Source: an optimization exercise on an open RTL-to-GDS flow (aim: small area). Production flows keep margins and buffers that such runs may drop. At most, simulation tests tie the RTL to the original design; equivalence was not proved. Not every run is shown, and edits may drop behaviour that the tests do not exercise. Only the layout flow was run in run 2; the RTL was not checked for function there. Power figures rest on the tool's default switching activity, not on a simulated workload.

**Run 1: floorplan with the power grid**

Scale bar: 50 um. Pins as bars on the die edge. Tap cells in grey.
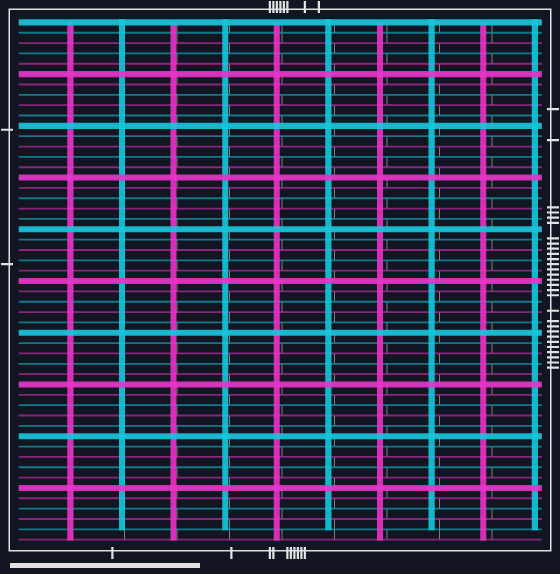
**Run 1: cells coloured by class**

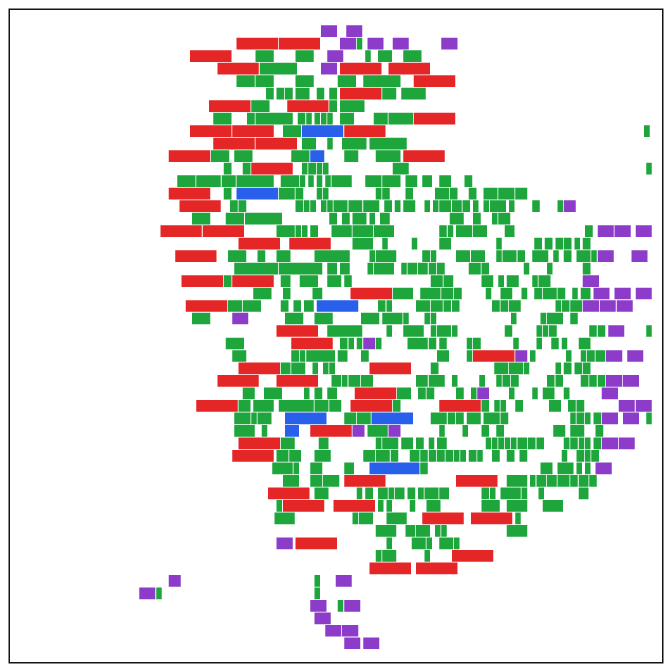
**Run 1: clock wires, drivers and flops**

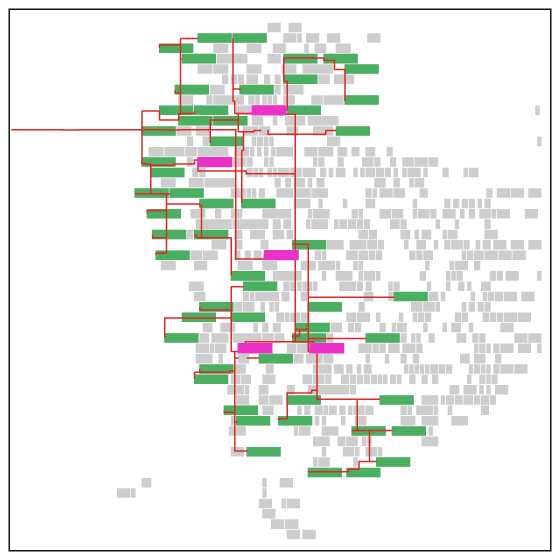
**Run 1: metal layers overlaid**

Two of the layers only.
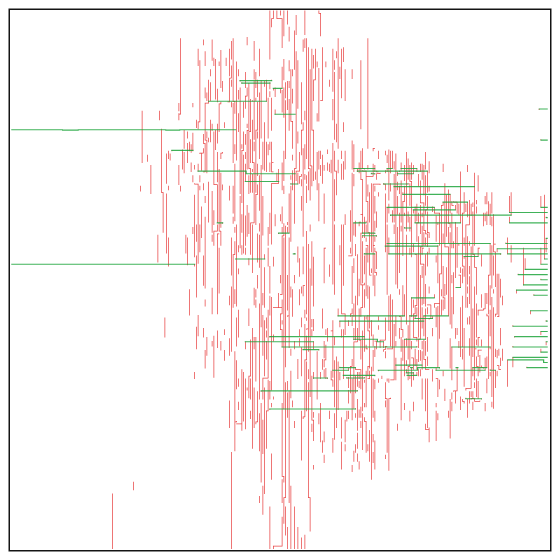
==> flow/design.v <==
module battleship (
  input            clk  ,
  input            rst  ,
  input            start,
  input      [1:0] X    ,
  input      [1:0] Y    ,
  input            pAb  ,
  input            pBb  ,
  output reg [7:0] disp0,
  output reg [7:0] disp1,
  output reg [7:0] disp2,
  output reg [7:0] disp3,
  output reg [7:0] led
);
parameter IDLE = 4'b0000;
parameter SHOW_A = 4'b0001;
parameter A_IN = 4'b0010;
parameter ERROR_A = 4'b0011;
parameter SHOW_B = 4'b0100;
parameter B_IN = 4'b0101;
parameter ERROR_B = 4'b0110;
parameter SHOW_SCORE = 4'b0111;
parameter A_SHOOT = 4'b1000;
parameter A_SINK = 4'b1001;
parameter A_WIN = 4'b1010;
parameter B_SHOOT = 4'b1011;
parameter B_SINK = 4'b1100;
parameter B_WIN = 4'b1101;
reg [15:0] A_map;
reg [15:0] B_map;
reg [3:0] currentState;
reg [3:0] nextState;
reg [2:0] A_score;
reg [2:0] B_score;
reg [2:0] A_counter;
reg [2:0] B_counter;
reg [5:0] timer;
reg Z;  
always@ (posedge clk or posedge rst)
begin
  if (rst)
    begin
      currentState <= IDLE;
        A_map <= 16'b0;
        B_map <= 16'b0; 
        A_score <= 3'b0;
        B_score <= 3'b0;
        A_counter <= 3'b0;
        B_counter <= 3'b0;
        timer <= 6'b0;
        Z <= 1'b0;
    end
  else
    begin
      currentState <= nextState;
      case(currentState)
      IDLE:
      begin
        timer <= 0;
      end
      SHOW_A:
      begin
        timer <= timer + 1;
      end
      A_IN:
      begin
        if (pAb && A_map[Y*4 + X] == 1'b0 )
        begin
          if(A_counter > 2)
            begin
              A_map[(Y*4) + X] <= 1'b1;
            end
          else
            begin
              A_map[(Y*4) + X] <= 1'b1;
              A_counter <= A_counter + 1;
            end
        end
        timer <= 6'd0;
      end
      ERROR_A:
      begin
        timer <= timer + 1;
      end
      SHOW_B:
      begin
        timer <= timer + 1;
      end
      B_IN:
      begin
        if (pBb && B_map[Y*4 + X] == 1'b0 )
        begin
          if(B_counter > 2)
            begin
              B_map[(Y*4) + X] <= 1'b1;
            end
          else
            begin
              B_map[(Y*4) + X] <= 1'b1;
              B_counter <= B_counter + 1;
            end
        end
        timer <= 6'd0;
      end
      ERROR_B:
      begin
        timer <= timer + 1;
      end
      SHOW_SCORE:
      begin
        timer <= timer + 1;
      end
      A_SHOOT:
      begin
        timer <= 6'd0;
        if (pAb)
        begin
          if (B_map[Y*4 + X] == 1'b1)
            begin
              A_score <= A_score + 1;
              B_map[Y*4 + X] <= 1'b0;
              Z <= 1'b1;
            end
          else
            begin
              Z <= 1'b0;
            end
        end
      end
      A_SINK:
      begin
        timer <= timer + 1;
      end
      A_WIN:
      begin
        if(timer == 6'd49) 
          begin
            timer <= 6'd0;
          end
        else 
          begin
            timer <= timer + 1;
          end
      end
      B_SHOOT:
      begin
        timer <= 6'd0;
        if (pBb)
        begin
          if (A_map[Y*4 + X] == 1'b1)
            begin
              B_score <= B_score + 1;
              A_map[Y*4 + X] <= 1'b0;
              Z <= 1'b1;
            end
          else
            begin
              Z <= 1'b0;
            end
        end
      end
      B_SINK:
      begin
        timer <= timer + 1;
      end
      B_WIN:
      begin
        if(timer == 6'd49) 
          begin
            timer <= 6'd0;
          end
        else 
          begin
            timer <= timer + 1;
          end
      end
    endcase
    end
end
always@(*)
begin
  disp3 = 8'b00000000;
  disp2 = 8'b00000000;
  disp1 = 8'b00000000;
  disp0 = 8'b00000000;
  led = 8'b00000000;
  nextState = currentState;
  case(currentState)
    IDLE:
    begin
      disp3 = 8'b00000110;
      disp2 = 8'b01011110;
      disp1 = 8'b00111000;
      disp0 = 8'b01111001;
      led[7] = 1;
      led[4] = 1;
      led[3] = 1;
      led[0] = 1;  
      if (start)
        nextState = SHOW_A;
    end
    SHOW_A:
    begin
      disp3 = 8'b01110111;
      disp2 = 8'b00000000;
      disp1 = 8'b00000000;
      disp0 = 8'b00000000;
      if (timer < 6'd50)  
        nextState = SHOW_A;
      else
        begin
          nextState = A_IN;
        end
    end
    A_IN:
    begin
      disp3 = 8'b00000000;
      disp2 = 8'b00000000;
      case(X)  
        2'b00: disp1 = 8'b00111111;  
        2'b01: disp1 = 8'b00000110;  
        2'b10: disp1 = 8'b01011011;  
        2'b11: disp1 = 8'b01001111;  
      endcase
      case(Y)  
          2'b00: disp0 = 8'b00111111;  
          2'b01: disp0 = 8'b00000110;  
          2'b10: disp0 = 8'b01011011;  
          2'b11: disp0 = 8'b01001111;  
      endcase
      nextState = A_IN;  
      led[7] = 1'b1;
      led[5:4] = A_counter[1:0];
      led[6] = 1'b0;
      led[3:0] = 4'b0000;
      if (pAb)
        begin
          if(A_map[(Y*4)+X] == 1'b1)
            begin
              nextState = ERROR_A;
            end
          else
            begin
              if(A_counter > 2)
                nextState = SHOW_B;
            end
        end
    end
    ERROR_A:
    begin
      disp3 = 8'b01111001;
      disp2 = 8'b01010000;
      disp1 = 8'b01010000;
      disp0 = 8'b01011100;
      led[7] = 1'b1;
      led[4] = 1'b1;
      led[3] = 1'b1;
      led[0] = 1'b1;
      if(timer < 6'd50)
        begin
          nextState = ERROR_A;
        end
      else
        begin
          nextState = A_IN;
        end
    end
    SHOW_B:
    begin
      disp3 = 8'b01111100;
      disp2 = 8'b00000000;
      disp1 = 8'b00000000;
      disp0 = 8'b00000000;
      if (timer < 6'd50)
        begin
          nextState = SHOW_B;
        end
      else
        begin
          nextState = B_IN;
        end
    end
    B_IN:
    begin
      nextState = B_IN;  
      disp3 = 8'b00000000;
      disp2 = 8'b00000000;
      case(X)  
        2'b00: disp1 = 8'b00111111;  
        2'b01: disp1 = 8'b00000110;  
        2'b10: disp1 = 8'b01011011;  
        2'b11: disp1 = 8'b01001111;  
      endcase
      case(Y)  
          2'b00: disp0 = 8'b00111111;  
          2'b01: disp0 = 8'b00000110;  
          2'b10: disp0 = 8'b01011011;  
          2'b11: disp0 = 8'b01001111;  
      endcase
      led[0] = 1'b1;
      led[3:2] = B_counter[1:0];
      led[1] = 1'b0;
      led[7:4] = 4'b0000;
      if (pBb)
        begin
          if(B_map[(Y*4)+X] == 1'b1)
            begin
              nextState = ERROR_B;
            end
          else
            begin
              if(B_counter > 2)
                nextState = SHOW_SCORE;
            end
        end
    end
    ERROR_B:
    begin
      disp3 = 8'b01111001;
      disp2 = 8'b01010000;
      disp1 = 8'b01010000;
      disp0 = 8'b01011100;
      led[7] = 1'b1;
      led[4] = 1'b1;
      led[3] = 1'b1;
      led[0] = 1'b1;
      if(timer < 6'd50)
        begin
          nextState = ERROR_B;
        end
      else
        begin
          nextState = B_IN;
        end
    end
    SHOW_SCORE:
    begin
      disp3 = 8'b00111111;
      disp2 = 8'b01000000;
      disp1 = 8'b01000000;
      disp0 = 8'b00111111;
      led[7] = 1'b1;
      led[4] = 1'b1;
      led[3] = 1'b1;
      led[0] = 1'b1;
      if(timer < 6'd50)
        begin
          nextState = SHOW_SCORE;
        end
      else
        begin
          nextState = A_SHOOT;
        end
    end
    A_SHOOT:
    begin
      disp3 = 8'b00000000;
      disp2 = 8'b00000000;
      case(X)  
        2'b00: disp1 = 8'b00111111;  
        2'b01: disp1 = 8'b00000110;  
        2'b10: disp1 = 8'b01011011;  
        2'b11: disp1 = 8'b01001111;  
      endcase
      case(Y)  
          2'b00: disp0 = 8'b00111111;  
          2'b01: disp0 = 8'b00000110;  
          2'b10: disp0 = 8'b01011011;  
          2'b11: disp0 = 8'b01001111;  
      endcase
      led[7] = 1'b1;
      led[5:4] = A_score[1:0];
      led[3:2] = B_score[1:0];
      led[6] = 1'b0;
      led[1:0] = 2'b00;
      if(pAb)
        begin
          if(B_map[(Y*4)+X] == 1'b1)
            begin
              nextState = A_SINK;
            end
          else
            begin
              nextState = A_SINK;
            end
        end
      else
        begin
          nextState = A_SHOOT;
        end
    end
    A_SINK:
    begin
    case(A_score)
        3'd0: disp3 = 8'b00111111; 
        3'd1: disp3 = 8'b00000110; 
        3'd2: disp3 = 8'b01011011; 
        3'd3: disp3 = 8'b01001111; 
        3'd4: disp3 = 8'b01100110; 
        default: disp3 = 8'b00111111; 
      endcase
      disp2 = 8'b01000000;
      disp1 = 8'b01000000; 
      case(B_score)
          3'd0: disp0 = 8'b00111111;  
          3'd1: disp0 = 8'b00000110;  
          3'd2: disp0 = 8'b01011011;  
          3'd3: disp0 = 8'b01001111;  
          3'd4: disp0 = 8'b01100110;  
          default: disp0 = 8'b00111111;  
      endcase
      if (Z == 1'b1) 
        begin
          led = 8'b11111111;  
        end
      else 
        begin
          led = 8'b00000000;  
        end
    if (timer < 6'd50)
      begin
        if (Z == 1'b1)
          begin
            nextState = A_SINK;
          end
        else
          begin
            nextState = A_SINK;
          end
      end
    else
      begin
        if (A_score > 3)
          begin
            nextState = A_WIN;
          end
        else
          begin
            nextState = B_SHOOT;
          end
      end
    end
    A_WIN:
    begin
      disp3 = 8'b01110111;
      case(A_score)
        3'd0: disp2 = 8'b00111111; 
        3'd1: disp2 = 8'b00000110; 
        3'd2: disp2 = 8'b01011011; 
        3'd3: disp2 = 8'b01001111; 
        3'd4: disp2 = 8'b01100110; 
        default: disp2 = 8'b00111111;
      endcase
      case(B_score)
        3'd0: disp0 = 8'b00111111; 
        3'd1: disp0 = 8'b00000110; 
        3'd2: disp0 = 8'b01011011; 
        3'd3: disp0 = 8'b01001111; 
        3'd4: disp0 = 8'b01100110; 
        default: disp0 = 8'b00111111;
      endcase
      disp1 = 8'b01000000;
      if(timer < 6'd25) 
      begin
        led = 8'b11111111; 
      end
      else 
      begin
        led = 8'b00000000;
      end
      nextState = A_WIN;
    end
    B_SHOOT:
    begin
      disp3 = 8'b00000000;
      disp2 = 8'b00000000;
      case(X)  
        2'b00: disp1 = 8'b00111111;  
        2'b01: disp1 = 8'b00000110;  
        2'b10: disp1 = 8'b01011011;  
        2'b11: disp1 = 8'b01001111;  
      endcase
      case(Y)  
          2'b00: disp0 = 8'b00111111;  
          2'b01: disp0 = 8'b00000110;  
          2'b10: disp0 = 8'b01011011;  
          2'b11: disp0 = 8'b01001111;  
      endcase
      led[7] = 1'b1;
      led[5:4] = A_score[1:0];
      led[3:2] = B_score[1:0];
      led[6] = 1'b0;
      led[1:0] = 2'b00;
      if(pBb)
        begin
          if (A_map[(Y*4)+X] == 1'b1)
            begin
              nextState = B_SINK;
            end
          else
            begin
              nextState = B_SINK;
            end
        end
      else
        begin
          nextState = B_SHOOT;
        end
    end
    B_SINK:
    begin
      case(A_score)
        3'd0: disp3 = 8'b00111111; 
        3'd1: disp3 = 8'b00000110; 
        3'd2: disp3 = 8'b01011011; 
        3'd3: disp3 = 8'b01001111; 
        3'd4: disp3 = 8'b01100110; 
        default: disp3 = 8'b00111111; 
      endcase
      disp2 = 8'b01000000;
      disp1 = 8'b01000000; 
      case(B_score)
          3'd0: disp0 = 8'b00111111;  
          3'd1: disp0 = 8'b00000110;  
          3'd2: disp0 = 8'b01011011;  
          3'd3: disp0 = 8'b01001111;  
          3'd4: disp0 = 8'b01100110;  
          default: disp0 = 8'b00111111;  
      endcase
      if (Z == 1'b1) 
        begin
          led = 8'b11111111;  
        end
      else 
        begin
          led = 8'b00000000;  
        end
      if (timer < 6'd50)
        begin
          if (Z == 1'b1)
            begin
              nextState = B_SINK;
            end
          else
            begin
              nextState = B_SINK;
            end
        end
      else
        begin
          if (B_score > 3)
            begin
              nextState = B_WIN;
            end
          else
            begin
              nextState = A_SHOOT;
            end
        end
    end
    B_WIN:
    begin
      disp3 = 8'b01111100;
      case(A_score)
        3'd0: disp2 = 8'b00111111; 
        3'd1: disp2 = 8'b00000110; 
        3'd2: disp2 = 8'b01011011; 
        3'd3: disp2 = 8'b01001111; 
        3'd4: disp2 = 8'b01100110; 
        default: disp2 = 8'b00111111;
      endcase
      case(B_score)
        3'd0: disp0 = 8'b00111111; 
        3'd1: disp0 = 8'b00000110; 
        3'd2: disp0 = 8'b01011011; 
        3'd3: disp0 = 8'b01001111; 
        3'd4: disp0 = 8'b01100110; 
        default: disp0 = 8'b00111111;
      endcase
      disp1 = 8'b01000000;
      if(timer < 6'd25) 
      begin
        led = 8'b11111111; 
      end
      else 
      begin
        led = 8'b00000000;
      end
      nextState = B_WIN;
    end
  endcase
end
endmodule
==> flow/run.sh <==
#!/bin/bash
# synth_recipe.tcl (not shown) runs the flow's synth.tcl, then flattens the netlist and writes it again
# the make line also repeats each setting of config.mk as NAME=value (left out here)
make -C /OpenROAD-flow-scripts/flow DESIGN_CONFIG=/design/flow/config.mk WORK_HOME=/design/flow/orfs CLKGATE_MAP_FILE= SYNTH_SCRIPT=/design/flow/synth_recipe.tcl finish
==> flow/config.mk <==
export PLATFORM = sky130hd
export DESIGN_NAME = battleship
export DESIGN_NICKNAME = battleship
export VERILOG_FILES = /design/flow/design.v
export SDC_FILE = /design/flow/constraint.sdc
export NUM_CORES = 4
export LEC_CHECK = 0
export CAP_MARGIN = 20
export CORE_MARGIN = 2
export CORE_UTILIZATION = 25
export SLEW_MARGIN = 20
==> flow/constraint.sdc <==
create_clock -name core_clock -period 10.0 [get_ports {clk}]
set_input_delay 2.0000 -clock core_clock [delete_from_list [all_inputs] [get_ports {clk}]]
set_output_delay 2.0000 -clock core_clock [all_outputs]
set_load 0.01 [all_outputs]
==> flow_summary.yaml, run 1 <==
outcome:
  status: "complete, no violations"
drt:
  ant_nets: 0
  drt_wl_total_um: 13600
  drtIter0Drc: 485
  post_drt_wl_per_cell_um: 16.8
  vias: 4336
  dr.pass1.iters: 5
  drc: 0
  vias_per_cell: 5.33
die:
  core.rowCount: 50
  chipHeight_um: 142
  die-area_sq_um: 20200
  start_util_pct: 25.4
  fp.dieW_um: 142
  num_io_pins: 49
  placeableCoreArea_sq_um: 18700
clock_network:
  postCtsSetupBuffers: 0
  cts_sinks: 55
  cts_root_buf: "clkbuf_16"
  clk_latency_ps: 310
  clk_pin_slew_ps: 70
  cts_tree: "yes"
  clk_path_buf_depth: 2
  cts_made_buffers: 5
  hold_buffers: 0
  cts_resized: 0
  htreeDepth: 2
synthesis:
  async_flop_share_pct: 100
  syn_inst: 561
  yosysWarnings: 1
  synth_cell_types: 72
  synthesis.area_sq_um: 4760
  ys_seq_area_share_pct: 28.9
  syn_area_per_cell_sq_um: 8.48
  synth_edf_count: 0
  synth_seq_cells: 55
  ys.flop_type: "dfrtp_1"
placed_design:
  placed_cell_area_sq_um: 5340
  placedCellCount: 806
  gp_congestion: 0.868
  preCtsSetupSlack_ps: 3320
  hpwl_um: 9730
  io_buffers: 44
timing:
  final.min_clock_period_ps: 6650
  rsz0062_at_grt: "no"
  finalHoldViolations: 0
  setup_viol: 0
  finalCritPeriodShare_pct: 66.5
  fin_ws_ps: 3350
  timing.hold.ws_ps: 453
  tns_ps: 0
  worst_pin_slew_ps: 919
  drv_slew: 0
  max_freq_ghz: 0.150
  fin_skew_ps: 8.95
  relSlewSlack_pct: 38.6
grt:
  grt_pass1_vias: 3965
  grt_max_degree: 56
  grt_usage_pct: 13.5
  grt-ovfl-total: 0
  antenna_found_initial: 1
  grt_pass1_wl_um: 21900
finish:
  area_growth_pct: 15.9
  layout-drive-gt1-share_pct: 8.79
  fillers: 1928
  stdcell_area_sq_um: 5520
  diodes: 0
  nets: 612
  fin_cells: 814
worst_setup_path:
  crit_arrival_ps: 4650
  end_kind: "output port"
  crit_fanout: 15
  crit_type: "input port to output port"
  required_ps: 8000
  cp-start-kind: "input port"
power:
  power_density_nw_per_um2: 232
  sequentialPowerShare_pct: 24.0
  p_comb_share_pct: 59.6
  p_int_uw: 742
  power_leakage_uw: 0.00227
  ir_drop_mv: 0.0742
  p_clk_share_pct: 16.4
  swShare_pct: 42.0
  p_sw_uw: 538
flow_run:
  cap_violations: 0
hold_path:
  hold_class: "register to register"
-- 'floorplan with the power grid' (at the start) --
- magenta: VSS
- cyan: VDD
- tap cells: 234
- met4 straps: 10
- rows: 50
- met5 straps: 10

-- 'cells coloured by class' (at the start) --
- blue: clock drivers and dummy loads (cells 8)
- green: remaining logic cells (cells 466)
- purple: remaining buffers and delay cells (cells 51)
- red: sequential cells (cells 55)

-- 'clock wires, drivers and flops' (at the start) --
- green: flip-flops (count 55)
- red: clock wires (length 829 um)
- magenta: clock-net drivers (count 5)
- routed clock nets: 6

-- 'metal layers overlaid' (at the start) --
- red: M2 (wire length 6280 um)
- green: M3 (wire length 881 um)

## run 1: layout by cell type, fill, tap and decap left out, types with 4 or more instances in the layout
cell / count
nor3_1: 8
xnor2_1: 6
mux4_2: 6
nor2_1: 52
mux2_4: 6
ha_1: 24
a22oi_1: 5
and2_1: 4
o21ai_0: 31
mux2i_1: 6
o31ai_1: 7
clkbuf_16: 5
nor2b_1: 5
a211oi_1: 6
dfrtp_1: 55
inv_1: 23
nand3_1: 14
a221o_1: 4
clkdlybuf4s50_1: 44
a21oi_1: 64
xor2_1: 4
conb_1: 4
buf_4: 7
a22o_1: 4
nand2_1: 61
nand2b_1: 6
mux2_1: 27
o211ai_1: 7
a21o_1: 5
a21oi_2: 10
## run 1: power by group through the flow
stage	Combinational, uW	Sequential, uW	Clock, uW
floorplan	458	303	0
global placement	747	310	0
detailed placement	755	311	0
CTS	758	307	213
global route	823	315	221
finish	763	307	210
## run 1: Yosys cell counts (all sizes together) (7+ instances only)
cell type | number | share of area, %
nor3 | 9 | 1.1
ha | 24 | 6.3
mux2 | 33 | 8.3
inv | 26 | 2.1
buf | 26 | 3.2
nand3 | 14 | 1.5
o31ai | 7 | 1.1
o211ai | 8 | 1.6
clkbuf | 17 | 1.3
mux4 | 8 | 3.9
o21ai | 34 | 3.6
a21oi | 74 | 8.6
nor2 | 53 | 4.3
nand2 | 63 | 5.2
dfrtp | 55 | 29
## run 1: kinds of logic (layout without fill, tap and decap cells)
kind of cell | after synthesis | after routing | share of synthesized area (%)
AO/OA/AOI/OAI | 184 | 184 | 25.9
XOR/XNOR | 10 | 10 | 1.84
adder cells (fa/ha/maj) | 25 | 25 | 6.52
buffers and inverters | 69 | 85 | 6.57
flip-flops | 55 | 55 | 28.9
multiplexers | 47 | 47 | 13.5
other | 1 | 4 | 0.0788
AND/OR/NAND/NOR | 170 | 170 | 16.7
## run 1: layout make-up
type / count / area, sq um / area share (%)
inverters: 26 / 97.6 / 1.77
clock buffers: 5 / 125 / 2.27
multi-input cells: 440 / 3080 / 55.9
repair buffers: 51 / 493 / 8.94
clock inverters: 3 / 47.5 / 0.862
flip-flops and latches: 55 / 1380 / 25.0
well taps: 234 / 293 / 5.31
## run 1: worst paths after layout
path / cells after the start / slack [ps] / to / startpoint
setup / recovery: 7 / 3350 / disp1[6] / X[0]
min in group asynchronous: 3 / 2200 / timer[2] / rst
max in group asynchronous: 3 / 7290 / async pin / rst
setup reg to reg: 7 / 6900 / register / currentState[3]
hold reg to reg: 1 / 450 / B_counter[2] / B_counter[2]
hold / removal: 1 / 450 / B_counter[2] / B_counter[2]
## run 1: layer usage
layer,GRT usage [%],share of wire [%],vias up
met2,21.2,46,166
met4,3.47,1.5,0
met5,0,0,-
li1,-,-,2069
met3,2.29,6.5,12
met1,19.2,46,2089
## run 1: worst max-delay path, cell delays in order
cell and delay (ps):
clkdlybuf4s50_1 980, inv_1 190, ha_1 330, o31ai_1 220, a22oi_1 120, o221a_2 320
clkdlybuf4s50_1 480
## run 1: per-stage QoR
stage | utilization [%] | power, uW
final | 29.5 | 1280
after global routing | 29.5 | 1360
after CTS | 29.5 | 1280
after detailed placement | 28.6 | 1070
after global placement | 28.6 | 1060
after floorplan | - | 761
--- run 2 (changed files replaced; the others as in run 1) ---
removed: flow/run.sh
==> flow/design.v <==
module battleship (
  input            clk  ,
  input            rst  ,
  input            start,
  input      [1:0] X    ,
  input      [1:0] Y    ,
  input            pAb  ,
  input            pBb  ,
  output reg [7:0] disp0,
  output reg [7:0] disp1,
  output reg [7:0] disp2,
  output reg [7:0] disp3,
  output reg [7:0] led
);
localparam [3:0] IDLE       = 4'b0000;
localparam [3:0] SHOW_SCORE = 4'b0001;
localparam [3:0] SHOW_A     = 4'b0010;
localparam [3:0] SHOW_B     = 4'b0011;
localparam [3:0] A_IN       = 4'b0100;
localparam [3:0] B_IN       = 4'b0101;
localparam [3:0] ERROR_A    = 4'b0110;
localparam [3:0] ERROR_B    = 4'b0111;
localparam [3:0] A_SHOOT    = 4'b1000;
localparam [3:0] B_SHOOT    = 4'b1001;
localparam [3:0] A_SINK     = 4'b1010;
localparam [3:0] B_SINK     = 4'b1011;
localparam [3:0] A_WIN      = 4'b1100;
localparam [3:0] B_WIN      = 4'b1101;
reg [3:0]  state;
reg [3:0]  nstate;
reg [15:0] A_map;
reg [15:0] B_map;
reg [2:0]  ca;
reg [2:0]  cb;
reg [5:0]  timer;
reg        Z;
function [7:0] seg2;
  input [1:0] v;
  case (v)
    2'd0: seg2 = 8'b00111111;
    2'd1: seg2 = 8'b00000110;
    2'd2: seg2 = 8'b01011011;
    2'd3: seg2 = 8'b01001111;
  endcase
endfunction
function [7:0] segs;
  input [2:0] v;
  segs = v[2] ? seg2(v[1:0]) : 8'b01100110;
endfunction
wire [3:0] idx   = {Y, X};
wire [15:0] dec  = 16'd1 << idx;
wire       cellA = A_map[idx];
wire       cellB = B_map[idx];
wire [5:0] tinc;
assign tinc[0] = ~timer[0];
assign tinc[1] = timer[0] ? ~timer[1] : timer[1];
assign tinc[2] = &timer[1:0] ? ~timer[2] : timer[2];
assign tinc[3] = &timer[2:0] ? ~timer[3] : timer[3];
assign tinc[4] = &timer[3:0] ? ~timer[4] : timer[4];
assign tinc[5] = &timer[4:0] ? ~timer[5] : timer[5];
wire       tend  = timer[5] & timer[4] & timer[1];    
wire s_a_in    = (state == A_IN);
wire s_b_in    = (state == B_IN);
wire s_a_shoot = (state == A_SHOOT);
wire s_b_shoot = (state == B_SHOOT);
wire togA = (s_a_in & pAb & ~cellA) | (s_b_shoot & pBb & cellA);
wire togB = (s_b_in & pBb & ~cellB) | (s_a_shoot & pAb & cellB);
wire incA = (s_a_in & pAb & ~cellA) | (s_a_shoot & pAb & cellB);
wire incB = (s_b_in & pBb & ~cellB) | (s_b_shoot & pBb & cellA);
always @(posedge clk or posedge rst) begin
  if (rst) begin
    state <= IDLE;
    A_map <= 16'b0;
    B_map <= 16'b0;
    ca    <= 3'b0;
    cb    <= 3'b0;
  end else begin
    state <= nstate;
    A_map <= A_map ^ ({16{togA}} & dec);
    B_map <= B_map ^ ({16{togB}} & dec);
    ca <= {incA & ca[1] & ca[0] ? ~ca[2] : ca[2], incA & ca[0] ? ~ca[1] : ca[1], incA ? ~ca[0] : ca[0]};
    cb <= {incB & cb[1] & cb[0] ? ~cb[2] : cb[2], incB & cb[0] ? ~cb[1] : cb[1], incB ? ~cb[0] : cb[0]};
  end
end
always @(posedge clk) begin
  case (state)
    IDLE, A_IN, B_IN, A_SHOOT, B_SHOOT: timer <= 6'd0;
    A_WIN, B_WIN: timer <= (timer == 6'd49) ? 6'd0 : tinc;
    default: timer <= tinc;
  endcase
  if (s_a_shoot & pAb) Z <= cellB;
  if (s_b_shoot & pBb) Z <= cellA;
end
always @(*) begin
  nstate = state;
  case (state)
    IDLE:       if (start) nstate = SHOW_A;
    SHOW_A:     if (tend) nstate = A_IN;
    ERROR_A:    if (tend) nstate = A_IN;
    SHOW_B:     if (tend) nstate = B_IN;
    ERROR_B:    if (tend) nstate = B_IN;
    SHOW_SCORE: if (tend) nstate = A_SHOOT;
    A_IN:       if (pAb) nstate = cellA ? ERROR_A : (ca[1] & ca[0]) ? SHOW_B : A_IN;
    B_IN:       if (pBb) nstate = cellB ? ERROR_B : (cb[1] & cb[0]) ? SHOW_SCORE : B_IN;
    A_SHOOT:    if (pAb) nstate = A_SINK;
    B_SHOOT:    if (pBb) nstate = B_SINK;
    A_SINK:     if (tend) nstate = ca[2] ? B_SHOOT : A_WIN;
    B_SINK:     if (tend) nstate = cb[2] ? A_SHOOT : B_WIN;
    default:    nstate = state;
  endcase
end
always @(*) begin
  disp3 = 8'b0;
  disp2 = 8'b0;
  disp1 = 8'b0;
  disp0 = 8'b0;
  led   = 8'b0;
  case (state)
    IDLE: begin
      disp3 = 8'b00000110; disp2 = 8'b01011110; disp1 = 8'b00111000; disp0 = 8'b01111001;
      led = 8'b10011001;
    end
    SHOW_A: disp3 = 8'b01110111;
    SHOW_B: disp3 = 8'b01111100;
    ERROR_A, ERROR_B: begin
      disp3 = 8'b01111001; disp2 = 8'b01010000; disp1 = 8'b01010000; disp0 = 8'b01011100;
      led = 8'b10011001;
    end
    SHOW_SCORE: begin
      disp3 = 8'b00111111; disp2 = 8'b01000000; disp1 = 8'b01000000; disp0 = 8'b00111111;
      led = 8'b10011001;
    end
    A_IN: begin
      disp1 = seg2(X); disp0 = seg2(Y);
      led = {2'b10, ca[1:0], 4'b0000};
    end
    B_IN: begin
      disp1 = seg2(X); disp0 = seg2(Y);
      led = {4'b0000, cb[1:0], 2'b01};
    end
    A_SHOOT, B_SHOOT: begin
      disp1 = seg2(X); disp0 = seg2(Y);
      led = {2'b10, ca[1:0], cb[1:0], 2'b00};
    end
    A_SINK, B_SINK: begin
      disp3 = segs(ca); disp2 = 8'b01000000; disp1 = 8'b01000000; disp0 = segs(cb);
      led = {8{Z}};
    end
    A_WIN: begin
      disp3 = 8'b01110111; disp2 = 8'b01100110; disp1 = 8'b01000000; disp0 = seg2(cb[1:0]);
      led = {8{timer < 6'd25}};
    end
    B_WIN: begin
      disp3 = 8'b01111100; disp2 = seg2(ca[1:0]); disp1 = 8'b01000000; disp0 = 8'b01100110;
      led = {8{timer < 6'd25}};
    end
    default: ;
  endcase
end
endmodule
==> flow/flow/run.sh <==
#!/bin/bash
bash standard.sh > standard.log 2>&1
==> flow/standard.sh <==
#!/bin/bash
# synth_recipe.tcl (not shown) runs the flow's synth.tcl, then flattens the netlist and writes it again
# the make line also repeats each setting of config.mk as NAME=value (left out here)
make -C /OpenROAD-flow-scripts/flow DESIGN_CONFIG=/design/flow/config.mk WORK_HOME=/design/flow/orfs CLKGATE_MAP_FILE= SYNTH_SCRIPT=/design/flow/synth_recipe.tcl "${@:-finish}"
==> flow/config.mk <==
export PLATFORM = sky130hd
export DESIGN_NAME = battleship
export DESIGN_NICKNAME = battleship
export VERILOG_FILES = /design/flow/design.v
export SDC_FILE = /design/flow/constraint.sdc
export NUM_CORES = 4
export LEC_CHECK = 0
export ABC_AREA = 1
export CAP_MARGIN = 20
export CORE_MARGIN = 2
export CORE_UTILIZATION = 25
export SLEW_MARGIN = 20
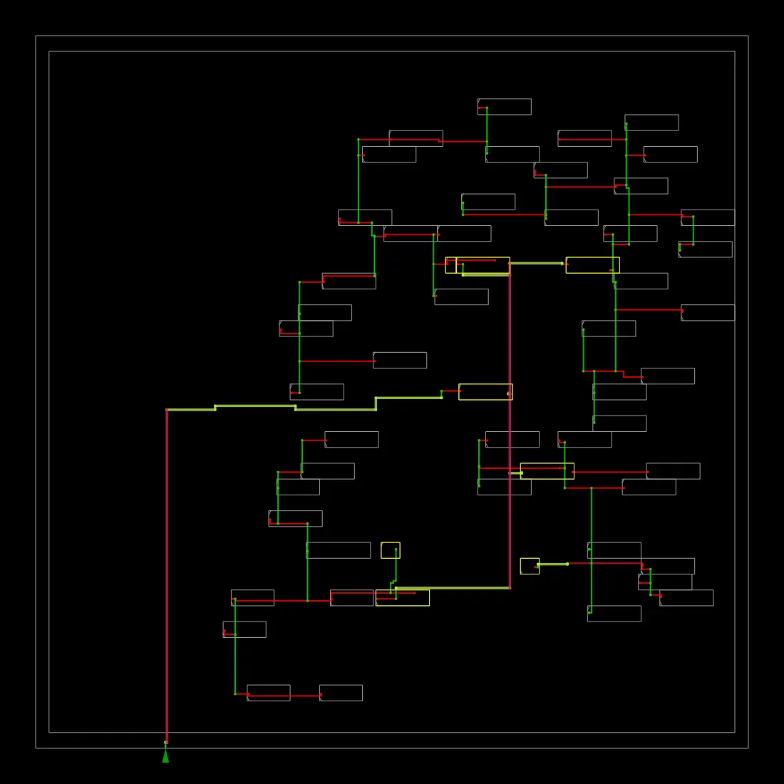
**Above:** run 2 (clock nets).
CTS buffer count: 5
clk_skew: 6.71 ps

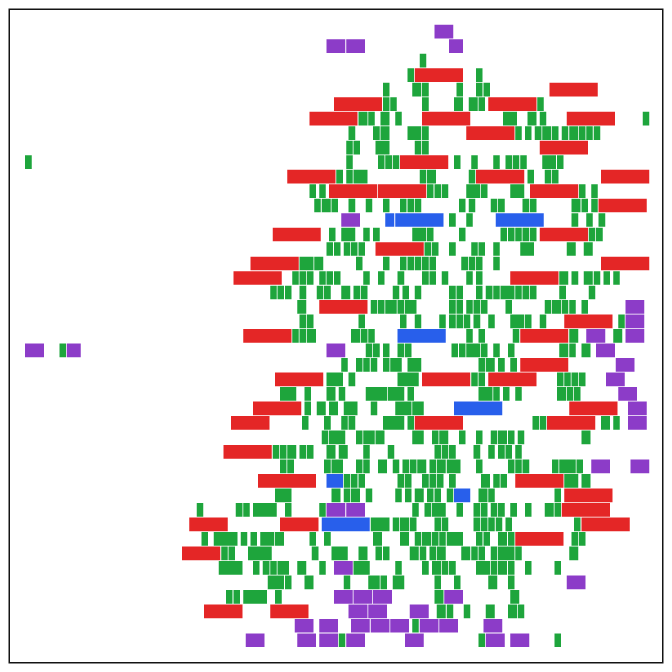
**Above:** run 2 (cells coloured by class).
- green: remaining logic cells (cells 489)
- blue: clock drivers and dummy loads (cells 8)
- red: sequential cells (cells 49)
- purple: remaining buffers and delay cells (cells 46)

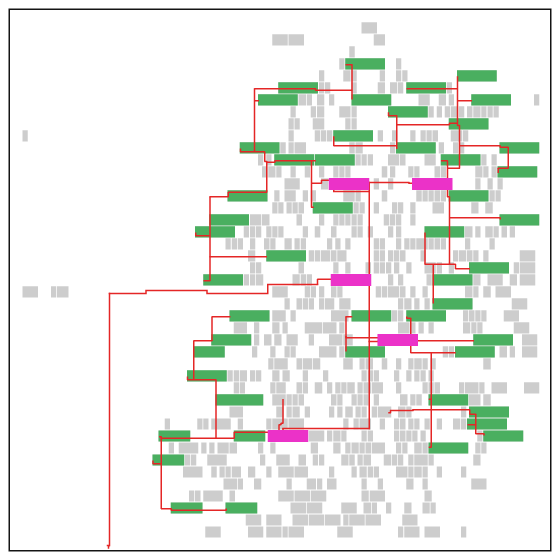
**Above:** run 2 (clock wires, drivers and flops).
- magenta: clock-net drivers (count 5)
- red: clock wires (length 755 um)
- green: flip-flops (count 49)
- routed clock nets: 6

==> flow_summary.yaml, run 2 <==
drt:
  drtIter0Drc: 265
  drt_wl_total_um: 9880
  post_drt_wl_per_cell_um: 12.8
  dr.pass1.iters: 5
  drc: 0
  vias_per_cell: 4.47
  vias: 3452
  ant_nets: 0
power:
  total_power_uw: 1240
  power_density_nw_per_um2: 297
  ir_drop_mv: 0.110
  power_leakage_uw: 0.00207
outcome:
  status: "complete, no violations"
finish:
  layout_common_cells: "222 x nand2_1, 68 x nor2_1, 67 x inv_1, 44 x clkdlybuf4s50_1, 42 x dfrtp_1"
  final_common_cell: "nand2_1"
  nets: 605
  regArea_sq_um: 1200
  area_growth_pct: 19.7
  layout-drive-gt1-share_pct: 4.39
  fillers: 1530
  stdcell_area_sq_um: 4190
  multi_input_area_sq_um: 1890
  diodes: 0
  top_regs: "A_map (16), B_map (16), timer (6)"
clock_network:
  clk_pin_slew_ps: 60
  cts_root_buf: "clkbuf_16"
  hold_buffers: 0
  clk_path_buf_depth: 2
  cts_sinks: 49
  htreeDepth: 2
  cts_tree: "yes"
  clk_latency_ps: 290
  postCtsSetupBuffers: 0
  cts_resized: 0
timing:
  tns_ps: 0
  final.min_clock_period_ps: 5950
  drv_slew: 0
  relSlewSlack_pct: 57.9
  max_freq_ghz: 0.168
  rsz0062_at_grt: "no"
  setup_viol: 0
  worst_pin_slew_ps: 629
  finalHoldViolations: 0
  finalCritPeriodShare_pct: 59.5
die:
  core.rowCount: 43
  chipHeight_um: 122
  fp.dieW_um: 122
  die-area_sq_um: 15000
  start_util_pct: 25.4
  num_io_pins: 49
  placeableCoreArea_sq_um: 13800
synthesis:
  yosysTopAreaCellShare_pct: 30.0
  synth_cell_types: 32
  syn_area_per_cell_sq_um: 6.32
  synth_edf_count: 1
  synth_seq_cells: 49
  yosysWarnings: 1
  synth_area_leaders: "dfrtp_1 30%, nand2_1 24%, inv_1 7.3%"
  ys_seq_area_share_pct: 34.3
  async_flop_share_pct: 85.7
  yosysTopAreaCell: "dfrtp_1"
  syn_inst: 554
  yosysMostFrequentCell: "nand2_1"
  ys_top_cells_by_count: "222 x nand2_1, 68 x inv_1, 68 x nor2_1, 42 x dfrtp_1, 30 x nand3_1"
  ys.flop_type: "dfrtp_1"
  synthesis.area_sq_um: 3500
worst_setup_path:
  cp_slowest_stage_delay_ps: 580
  crit_type: "input port to output port"
  path_buf_inv: 3
  cp-start-kind: "input port"
  cp_cell_sequence: "clkdlybuf4s50_1 -> inv_1 -> nand2_1 -> o21ai_0 -> clkdlybuf4s50_1"
  critPathSlowestCell: "clkdlybuf4s50_1"
  required_ps: 8000
  cp_top_family: "buffers and inverters"
  end_kind: "output port"
  worst-path-stages: 5
  crit_path_frequent_cell: "clkdlybuf4s50_1"
  crit_arrival_ps: 3950
  ff2ff_path_depth: 8
  crit_fanout: 11
placed_design:
  io_buffers: 44
  placed_cell_area_sq_um: 4050
  gp_congestion: 0.920
  hpwl_um: 7580
flow_run:
  cap_violations: 0
grt:
  grt-ovfl-total: 0
  grt_pass1_wl_um: 15900
  grt_usage_pct: 13.6
  antenna_found_initial: 0
  grt_max_degree: 43
  grt_pass1_vias: 3105
hold_path:
  hold_class: "register to register"
  min_path_cells: 1
[run 2: logic make-up after synthesis]
| logic type | after synthesis | synth area share, % |
|---|---|---|
| and+or+nand+nor | 352 | 42.1 |
| adders and majority gates | 5 | 1.79 |
| xor gates and xnor gates | 4 | 1.00 |
| other | 1 | 0.107 |
| AOI/OAI and AO/OA | 52 | 8.75 |
| buffers and inverters | 91 | 12.0 |
| DFF | 49 | 34.3 |
[run 2: final timing paths]
check                          from       end  slack, ps
max in group asynchronous       rst  A_map[7]       7460
setup / recovery               X[1]  disp1[5]       4050
hold / removal             timer[0]  timer[0]        470
setup reg to reg           state[2]  state[3]       7820
hold reg to reg            timer[0]  timer[0]        470
min in group asynchronous       rst  A_map[8]       2150
[run 2: final cells by class]
type                    instances  share of cell area (%)
clock inverters                 3                   0.537
well taps                     180                    5.37
clock buffers                   5                    2.98
flip-flops and latches         49                    28.6
inverters                      72                    6.45
repair buffers                 46                    10.9
multi-input cells             417                    45.2
[run 2: power by group]
group          leakage [uW]  switching, uW  total, uW  internal [uW]
sequential         0.000619           59.4        319            259
clock             0.0000738           78.6        172           93.3
combinational       0.00137            426        754            329
total               0.00207            564       1240            681
[run 2: worst reg2reg max path: cells and delay by family, from the launching register on]
kind	cells	cell delay, ps
simple gates	5	1310
compound gates	2	320
flops	1	400
buf+inv	1	80
[run 2: metrics by stage]
stage	setup WS, ps	utilization [%]	instances	hold WS [ps]
4_1_cts	4060	30.4	772	476
3_5_place_dp	4060	29.4	764	459
5_1_grt	3900	30.4	772	500
3_3_place_gp	4080	29.4	764	452
6_report	4050	30.4	772	470
2_1_floorplan	5230	-	557	433
[run 2: metal layers]
layer  routed length [um]  share of wire, %  up-vias  GRT usage (%)
met4                  112               1.1        0           3.81
li1                     -                 -     1790              -
met2                 4500                46       77           22.4
met1                 4820                49     1578           18.2
met5                    0                 0        -              0
met3                  444               4.5        7           2.37

==> separate check: timing with driven ports <==
The results above use ideal ports. As a check the final layouts listed here were re-extracted and re-timed, cells and wires unchanged. Step 1, drivers: a clkbuf_16 drives clk and a buf_2 each remaining input, both assumed. Step 2 moves the port delays by t, midway between the first and last clock arrival at a register: inputs arrive t later, outputs are due t later. That takes back most of the time a late clock gives input paths. Three values: no drivers, after step 1, after step 2; two values: the first two.
| run | t, ns | setup WS [ns] | clock arrival spread, ns | worst register clock-pin slew, ns | worst slew at a driven data input, ns |
|---|---|---|---|---|---|
| run 1 | 0.342 | 3.348 / 3.325 / 3.325 | 0.009 / 0.009 | 0.08 / 0.08 | 0.05 |
| run 2 | 0.330 | 4.053 / 4.017 / 4.017 | 0.007 / 0.007 | 0.07 / 0.07 | 0.04 |
After both steps setup and hold are still met in every run listed. For run 2, which loses most, drivers alone change the setup slack by -0.036 ns; drivers and shift together by -0.036 ns.
